Background: an optimization exercise with open tools, aiming at small area and a short achievable clock period. Do not read the settings as production practice.
Function was checked by simulation only, so behaviour that the tests miss may differ from the original.
The series may have gaps, and a smaller design here may also do less where the tests do not look.

==> flow/design.v, too long to show whole: its modules and the start of the top module <==
// module butterfly_top_module_8_point: 1035 lines
// module add16_sk: 70 lines
module butterfly_top_module_8_point(
    input clk,
    input rst,
    input new_input_flag,
    input [15:0] input_real0,
    input [15:0] input_real1,
    input [15:0] input_real2,
    input [15:0] input_real3,
    input [15:0] input_real4,
    input [15:0] input_real5,
    input [15:0] input_real6,
    input [15:0] input_real7,
    input [15:0] input_imag0,
    input [15:0] input_imag1,
    input [15:0] input_imag2,
    input [15:0] input_imag3,
    input [15:0] input_imag4,
    input [15:0] input_imag5,
    input [15:0] input_imag6,
    input [15:0] input_imag7,
    output [15:0] output_real0,
    output [15:0] output_real1,
    output [15:0] output_real2,
    output [15:0] output_real3,
    output [15:0] output_real4,
    output [15:0] output_real5,
    output [15:0] output_real6,
    output [15:0] output_real7,
    output [15:0] output_imag0,
    output [15:0] output_imag1,
    output [15:0] output_imag2,
    output [15:0] output_imag3,
    output [15:0] output_imag4,
    output [15:0] output_imag5,
    output [15:0] output_imag6,
    output [15:0] output_imag7,
    output fft_ready_flag
);
  // ...
==> flow/flow/run.sh <==
#!/bin/bash
set -euo pipefail
bash standard.sh "BUFFER_PORTS_ARGS=-buffer_cell sky130_fd_sc_hd__buf_1" SETUP_SLACK_MARGIN=5.8 finish > standard_sh.log 2>&1
==> flow/standard.sh <==
#!/bin/bash
# synth_recipe.tcl (not shown) runs the flow's synth.tcl, then flattens the netlist and writes it again
# the make line also repeats each setting of config.mk as NAME=value (left out here)
make -C /OpenROAD-flow-scripts/flow DESIGN_CONFIG=/design/flow/config.mk WORK_HOME=/design/flow/orfs CLKGATE_MAP_FILE= SYNTH_SCRIPT=/design/flow/synth_recipe.tcl "${@:-finish}"
==> flow/config.mk <==
export PLATFORM = sky130hd
export DESIGN_NAME = butterfly_top_module_8_point
export DESIGN_NICKNAME = butterfly_top_module_8_point
export VERILOG_FILES = /design/flow/design.v
export SDC_FILE = /design/flow/constraint.sdc
export NUM_CORES = 4
export LEC_CHECK = 0
export CAP_MARGIN = 20
export CORE_MARGIN = 2
export CORE_UTILIZATION = 60
export SLEW_MARGIN = 20
export TNS_END_PERCENT = 0
==> flow/constraint.sdc <==
create_clock -name core_clock -period 10.0 [get_ports {clk}]
set_input_delay 2.0000 -clock core_clock [delete_from_list [all_inputs] [get_ports {clk}]]
set_output_delay 2.0000 -clock core_clock [all_outputs]
set_load 0.01 [all_outputs]
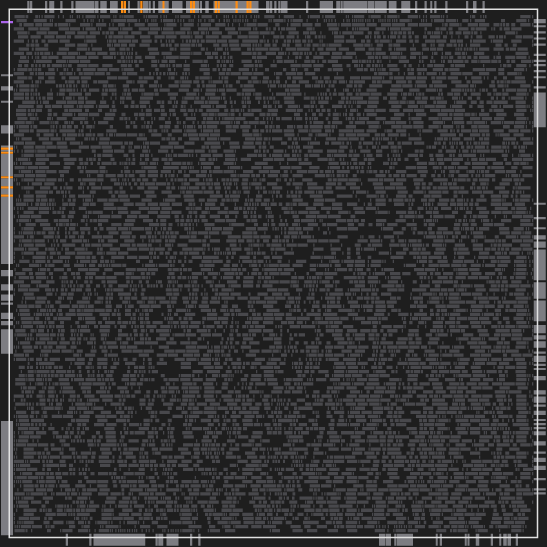
(run_1/pinout.png)
(1.5 px per µm) Pins as bars across the die edge, other pins in grey.
- `clk`: purple (pins 1; direction input; edge west)
- `output_imag2`: orange (pins 16; direction output; edge 11 north, 5 west)
- all pins by edge: 171 north, 150 west, 110 east, 85 south

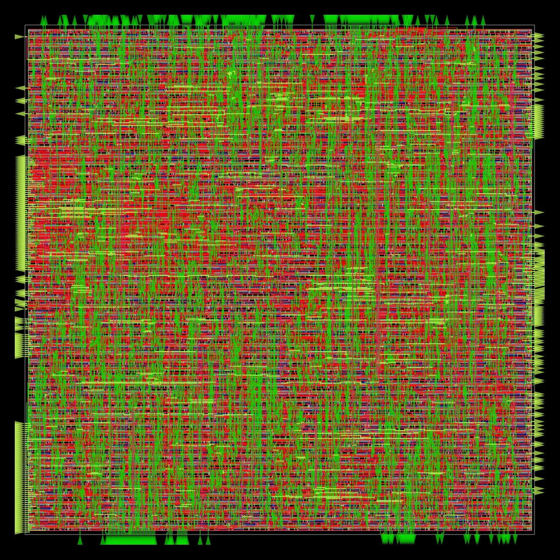
(run_1/routed.png)
via count: 47,500
WL final: 178,000 µm
met2 wire length: 84,300 µm
met3 routed WL: 8000 µm

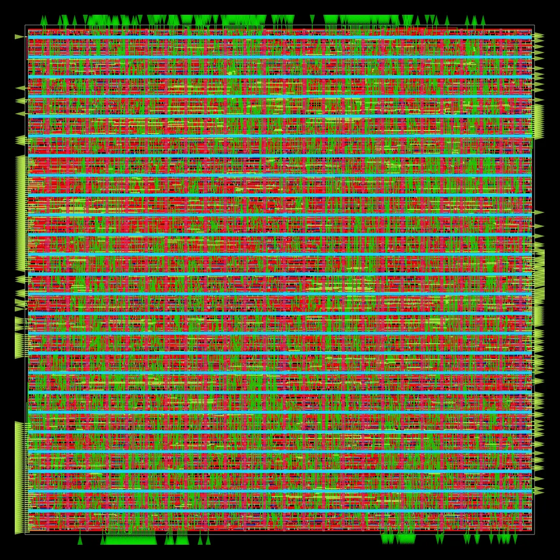
(run_1/top_view.png)
Row Count: 127
# IOs: 516
final core area utilization: 69.4%

==> flow_metrics.tcl, run 1 <==
set metrics [dict create \
    outcome "finished with violations" \
    so_faults "antenna violations" \
    grt_max_degree 17 \
    synth_cell_type_count 86 \
    route.detailed.wl_per_inst_um 19.2 \
    synthFlopType "dfxtp_1" \
    synth_top_area_share_pct 38.4 \
    netlist_top_cells_area "dfxtp_1 38%, ha_1 15%, fa_1 14%" \
    async_reset_ff_share_pct 0 \
    use_met1_pct 38.4 \
    vias_per_cell 5.13 \
    cts_tree "done" \
    setup_viol 0 \
    synth_common_cells "1,386 x dfxtp_1, 1,081 x inv_1, 851 x ha_1, 538 x xnor2_1, 491 x fa_1" \
    arrival_ns 4.83 \
    fin_crit_ns 4.19 \
    gp_congestion 0.941 \
    clk_share_pct 6.24 \
    final_cell_mix "1,372 x dfxtp_1, 1,072 x inv_1, 824 x ha_1" \
    end_kind "flop" \
    synthMuxAreaShare_pct 0 \
    largestClassByArea "multi-input combinational cells" \
    cts_buffers 146 \
    syn_nets 8479 \
    drt_iter0_drc 2823 \
    holdPathStages 0 \
    gr-total-overflow 0 \
    cts-hold-fix-buffers 0 \
    required_ns 10.64 \
    syn_to_final_growth_pct 15.0 \
    grt_use_met3_pct 3.46 \
    tightest_slew_ns 0.841 \
    hpwl_um 145000 \
    synth_compound_area_share_pct 8.44 \
    multi_input_area_share_pct 50.0 \
    cp-start-kind "flop" \
    nFlopsAndLatches 1386 \
    dieArea_um2 123000 \
    timing.critical_path.depth 17 \
    portBuffers 515 \
    post-cts-setup-buffers 10 \
    worst_slack_ns 5.81 \
    synth_area_leader_cell "dfxtp_1" \
    synth_warnings 1 \
    synth.most_common_cell "dfxtp_1" \
    ant_nets 1 \
    slowest_delay_ns 0.51 \
    clock-sinks 1386 \
    nets 9117 \
    setup_tns_ns 0 \
    inverters 1088 \
    instances_no_fill 9256 \
    grt_usage_pct 28.7 \
    cts_htree_levels 4 \
    netlist_instances 6878 \
    gr-max-usage-layer "met2" \
    syn_avg_cell_area_um2 10.5 \
    fp.dieW_um 351 \
    drt_pass1_iterations 5 \
    highest_layer "met4" \
    antenna_found_initial 13 \
    grt_pass1_vias 47700 \
    tap_cells 1612 \
    crit_slowest_cell "or4_1" \
    nonClkBufAreaFrac_pct 3.03 \
    drcViolationCount 0 \
    synthXorXnorAreaFrac_pct 10.8 \
    synth_fa_ha_area_share_pct 28.4 \
    met2_usage_pct 48.0 \
]
==> inputs of run 2 (changes only) <==
--- a/flow/config.mk
+++ b/flow/config.mk
@@ -7,6 +7,6 @@
 export LEC_CHECK = 0
 export CAP_MARGIN = 20
 export CORE_MARGIN = 2
-export CORE_UTILIZATION = 60
+export CORE_UTILIZATION = 55
 export SLEW_MARGIN = 20
 export TNS_END_PERCENT = 0
==> run 2 against run 1 <==
Now clean on timing, DRC and antenna. Setup slack worse by 0.14 ns. Hold slack barely moved. Utilization shrank 6.0 points. Sequential share of layout area hardly changed. Cell count is 1.3% higher. Via count decreased by 1.6%. Global-route usage fell by 2.0 points. Die area increased by 9.0%. Final area hardly changed. Flip-flop and latch count unchanged. Critical endpoint is now md7_yh_p4[5]. Highest routed layer is now met5.
==> flow_metrics.tcl, run 2 <==
set metrics [dict create \
    outcome "timing/DRC/antenna clean" \
    met2_length_um 84400 \
    seq_share_pct 33.4 \
    crit_slowest_cell "fa_1" \
    initial_core_util_pct 55.2 \
    gp_congestion 0.934 \
    synth_top_area_share_pct 38.4 \
    grt_pass1_vias 47500 \
    netlist_instances 6878 \
    hpwl_um 150000 \
    synth.most_common_cell "dfxtp_1" \
    final_cell_mix "1,371 x dfxtp_1, 1,071 x inv_1, 831 x ha_1" \
    grt_pass1_wl_um 273000 \
    grt_max_degree 17 \
    post-cts-setup-buffers 3 \
    max_clock_freq_mhz 231 \
    cts_htree_levels 4 \
    setup_tns_ns 0 \
    tap_cells 1755 \
    synth_cell_type_count 86 \
    synth_seq_cells 1386 \
    synth_top_family_by_area "adder cells" \
    nets 9094 \
    r2r_setup_slack_ns 5.67 \
    fp.dieW_um 367 \
    cts-hold-fix-buffers 0 \
    dieArea_um2 134000 \
    synth_common_cells "1,386 x dfxtp_1, 1,081 x inv_1, 851 x ha_1, 538 x xnor2_1, 491 x fa_1" \
    synthXorXnorAreaFrac_pct 10.8 \
    cp_common_cell "fa_1" \
    slowest_delay_ns 0.54 \
    netlist_top_cells_area "dfxtp_1 38%, ha_1 15%, fa_1 14%" \
    drt_pass1_iterations 6 \
    largestClassByArea "multi-input combinational cells" \
    synth_compound_area_share_pct 8.44 \
    cp_max_fo 4 \
    cp-start-kind "flop" \
    critPathKind "flop to flop" \
    required_ns 10.66 \
    final_util_pct 63.4 \
    grt_usage_pct 26.7 \
    buffers 566 \
    grt_use_met3_pct 3.53 \
    instances_no_fill 9379 \
    synth_warnings 1 \
    rows 133 \
    ant_nets 0 \
    multi_input_gates 4301 \
    nonClkBufAreaFrac_pct 2.79 \
    regArea_um2 27800 \
    setup_viol 0 \
    post-route-cell-area_um2 83100 \
    num_vias 46700 \
    multi_input_area_share_pct 49.9 \
    holdPathStages 0 \
    syn_to_final_growth_pct 14.9 \
    clkTransAtPathRegs_ns 0.06 \
    cts_tree "done" \
    antenna_found_initial 8 \
    highest_layer "met5" \
    syn_avg_cell_area_um2 10.5 \
    die_h_um 367 \
    nFlopsAndLatches 1386 \
    inverters 1088 \
    clock_skew_ns 0.0243 \
    multi_input_area_um2 41500 \
    yosysSeqAreaShare_pct 38.4 \
    worst_slack_ns 5.67 \
    use_met1_pct 36.3 \
    cts_resized 30 \
    route.detailed.wl_per_inst_um 19.2 \
    rsz0062_at_grt "true" \
    slew_viol_final 0 \
    synth_fa_ha_area_share_pct 28.4 \
    clk_share_pct 6.25 \
    timing.critical_path.depth 14 \
    vias_per_cell 4.98 \
    gr-max-usage-layer "met2" \
    synthMuxAreaShare_pct 0 \
    gr-total-overflow 0 \
    tightest_slew_ns 0.866 \
    synth_area_leader_cell "dfxtp_1" \
    met2_usage_pct 44.3 \
    async_reset_ff_share_pct 0 \
    clock-sinks 1386 \
    drcViolationCount 0 \
    end_kind "flop" \
    cts-root-buf "clkbuf_16" \
    reg2regPathDepth 14 \
    final.clkbuf_count 190 \
    post-route-period-util_pct 43.3 \
    ios 516 \
    placed_area_um2 76100 \
    synthFlopType "dfxtp_1" \
    arrival_ns 4.99 \
    syn_nets 8479 \
    cts_buffers 150 \
    portBuffers 515 \
    drt_iter0_drc 2403 \
    fin_crit_ns 4.33 \
    drive_above_1_share_pct 7.71 \
]
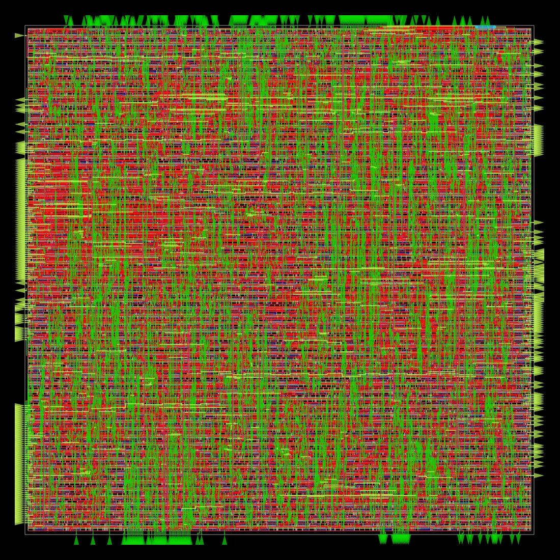
(run_2/routed.png)
met3 routed WL: 7080 µm
WL final: 181,000 µm

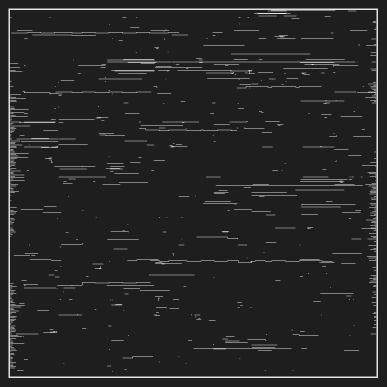
(run_2/m3.png)
(1 px per µm)
- main direction: horizontal
- nets with wire on the layer: 519
- longest straight run: 183 µm

==> inputs of run 3 (changes only) <==
==> flow/flow/run.sh (replaced) <==
#!/bin/bash
set -euo pipefail
bash standard.sh "BUFFER_PORTS_ARGS=-buffer_cell sky130_fd_sc_hd__buf_1" SETUP_SLACK_MARGIN=6.3 finish > standard_sh.log 2>&1
==> run 3 against run 2 <==
Still clean. Critical path depth grew 2. Non-clock buffer count up 51. Routed wire length increased by 0.42%. Utilization increased by 0.70 points. Global-route usage grew 0.17 points. First-iteration DRC count is 15% higher. Area after synthesis stayed put. Die area unchanged. Maximum frequency grew 5.0%.
==> flow_metrics.tcl, run 3 <==
set metrics [dict create \
    outcome "timing/DRC/antenna clean" \
    synthFlopType "dfxtp_1" \
    r2r_setup_slack_ns 5.88 \
    cts-hold-fix-buffers 0 \
    die_h_um 367 \
    instances_no_fill 9427 \
    clk_share_pct 6.21 \
    arrival_ns 4.78 \
    syn_nets 8479 \
    yosysSeqAreaShare_pct 38.4 \
    synth_cell_type_count 86 \
    synth_top_area_share_pct 38.4 \
    nonClkBufAreaFrac_pct 3.22 \
    grt_max_degree 17 \
    clkTransAtPathRegs_ns 0.06 \
    hpwl_um 148000 \
    cts_resized 219 \
    largestClassByArea "multi-input combinational cells" \
    drt_iter0_drc 2761 \
    grt_usage_pct 26.9 \
    crit_slowest_cell "fa_1" \
    slew_viol_final 0 \
    synth_warnings 1 \
    critPathKind "flop to flop" \
    buffers 617 \
    tightest_slew_ns 0.845 \
    regArea_um2 27800 \
    tap_cells 1755 \
    slowest_delay_ns 0.44 \
    setup_tns_ns 0 \
    synth_common_cells "1,386 x dfxtp_1, 1,081 x inv_1, 851 x ha_1, 538 x xnor2_1, 491 x fa_1" \
    clock-sinks 1386 \
    timing.critical_path.depth 16 \
    vias_per_cell 5.02 \
    cts_tree "done" \
    final_util_pct 64.1 \
    rsz0062_at_grt "true" \
    synth_top_family_by_area "adder cells" \
    netlist_top_cells_area "dfxtp_1 38%, ha_1 15%, fa_1 14%" \
    route.detailed.wl_per_inst_um 19.2 \
    required_ns 10.66 \
    worst_slack_ns 5.88 \
    initial_core_util_pct 55.2 \
    post-route-cell-area_um2 84000 \
    nFlopsAndLatches 1386 \
    max_clock_freq_mhz 243 \
    dieArea_um2 134000 \
    cts-root-buf "clkbuf_16" \
    portBuffers 515 \
    multi_input_area_share_pct 50.0 \
    gp_congestion 0.940 \
    multi_input_area_um2 42000 \
    num_vias 47400 \
    met2_length_um 85800 \
    end_kind "flop" \
    cts_htree_levels 4 \
    fp.dieW_um 367 \
    nets 9145 \
    reg2regPathDepth 16 \
    synthMuxAreaShare_pct 0 \
    final.clkbuf_count 198 \
    cp_max_fo 3 \
    gr-total-overflow 0 \
    drive_above_1_share_pct 9.19 \
    use_met1_pct 36.4 \
    setup_viol 0 \
    inverters 1088 \
    highest_layer "met4" \
    synth_area_leader_cell "dfxtp_1" \
    post-cts-setup-buffers 53 \
    met2_usage_pct 45.3 \
    wl_um 181000 \
    syn_avg_cell_area_um2 10.5 \
    cts_buffers 150 \
    async_reset_ff_share_pct 0 \
    antenna_found_initial 9 \
    synth_compound_area_share_pct 8.44 \
]
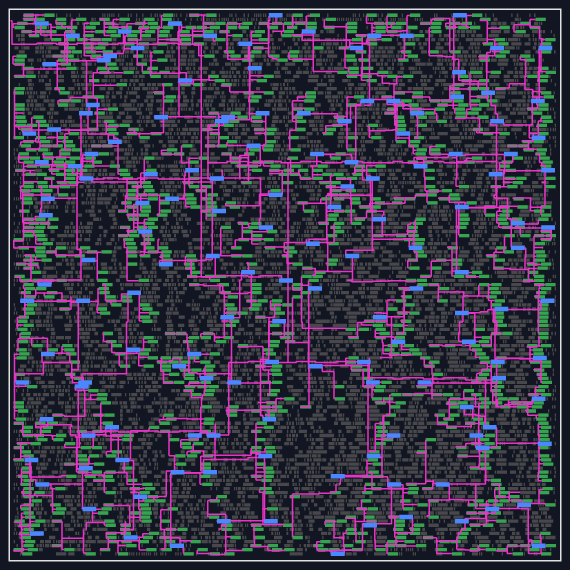
(run_3/clock_wires.png)
(1.5 px per µm)
- clock wires: magenta (length 16,500 µm)
- flip-flops: green (count 1,386)
- clock-net drivers: blue (count 150)
- flops lie: spread over the die
clock latency (worst-skew pair): 0.79 ns
clk_skew: 0.0294 ns

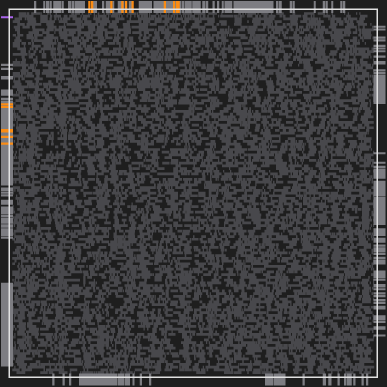
(run_3/pinout.png)
(1 px per µm) Pins as bars across the die edge, other pins in grey.
- `clk`: purple (pins 1; direction input; edge west)
- `output_imag2`: orange (pins 16; direction output; edge 10 north, 6 west)

what the ideal ports hide:
The flow's constraints put no driver on any port. The routed layouts listed below were extracted and timed again, unchanged, in two steps. Step 1 sets driving cells, clkbuf_16 on the clock port and buf_2 on the other inputs (assumed; they add their load-dependent delay and slew). Step 2, shift: input delay + t, output delay - t, t = (earliest + latest rising clock arrival at the registers) / 2. This alone moves slack from input paths to output paths. a / b / c = no drivers / after step 1 / after step 2; a / b = the first two.
run | t, ns | setup slack, ns | worst setup path after step 2 | latest minus earliest clock arrival (ns)
run 1 | 0.847 | 5.813 / 5.813 / 5.813 | register to register | 0.029 / 0.029
run 2 | 0.843 | 5.673 / 5.673 / 5.673 | register to register | 0.030 / 0.031
run 3 | 0.853 | 5.879 / 5.879 / 5.879 | register to register | 0.037 / 0.036
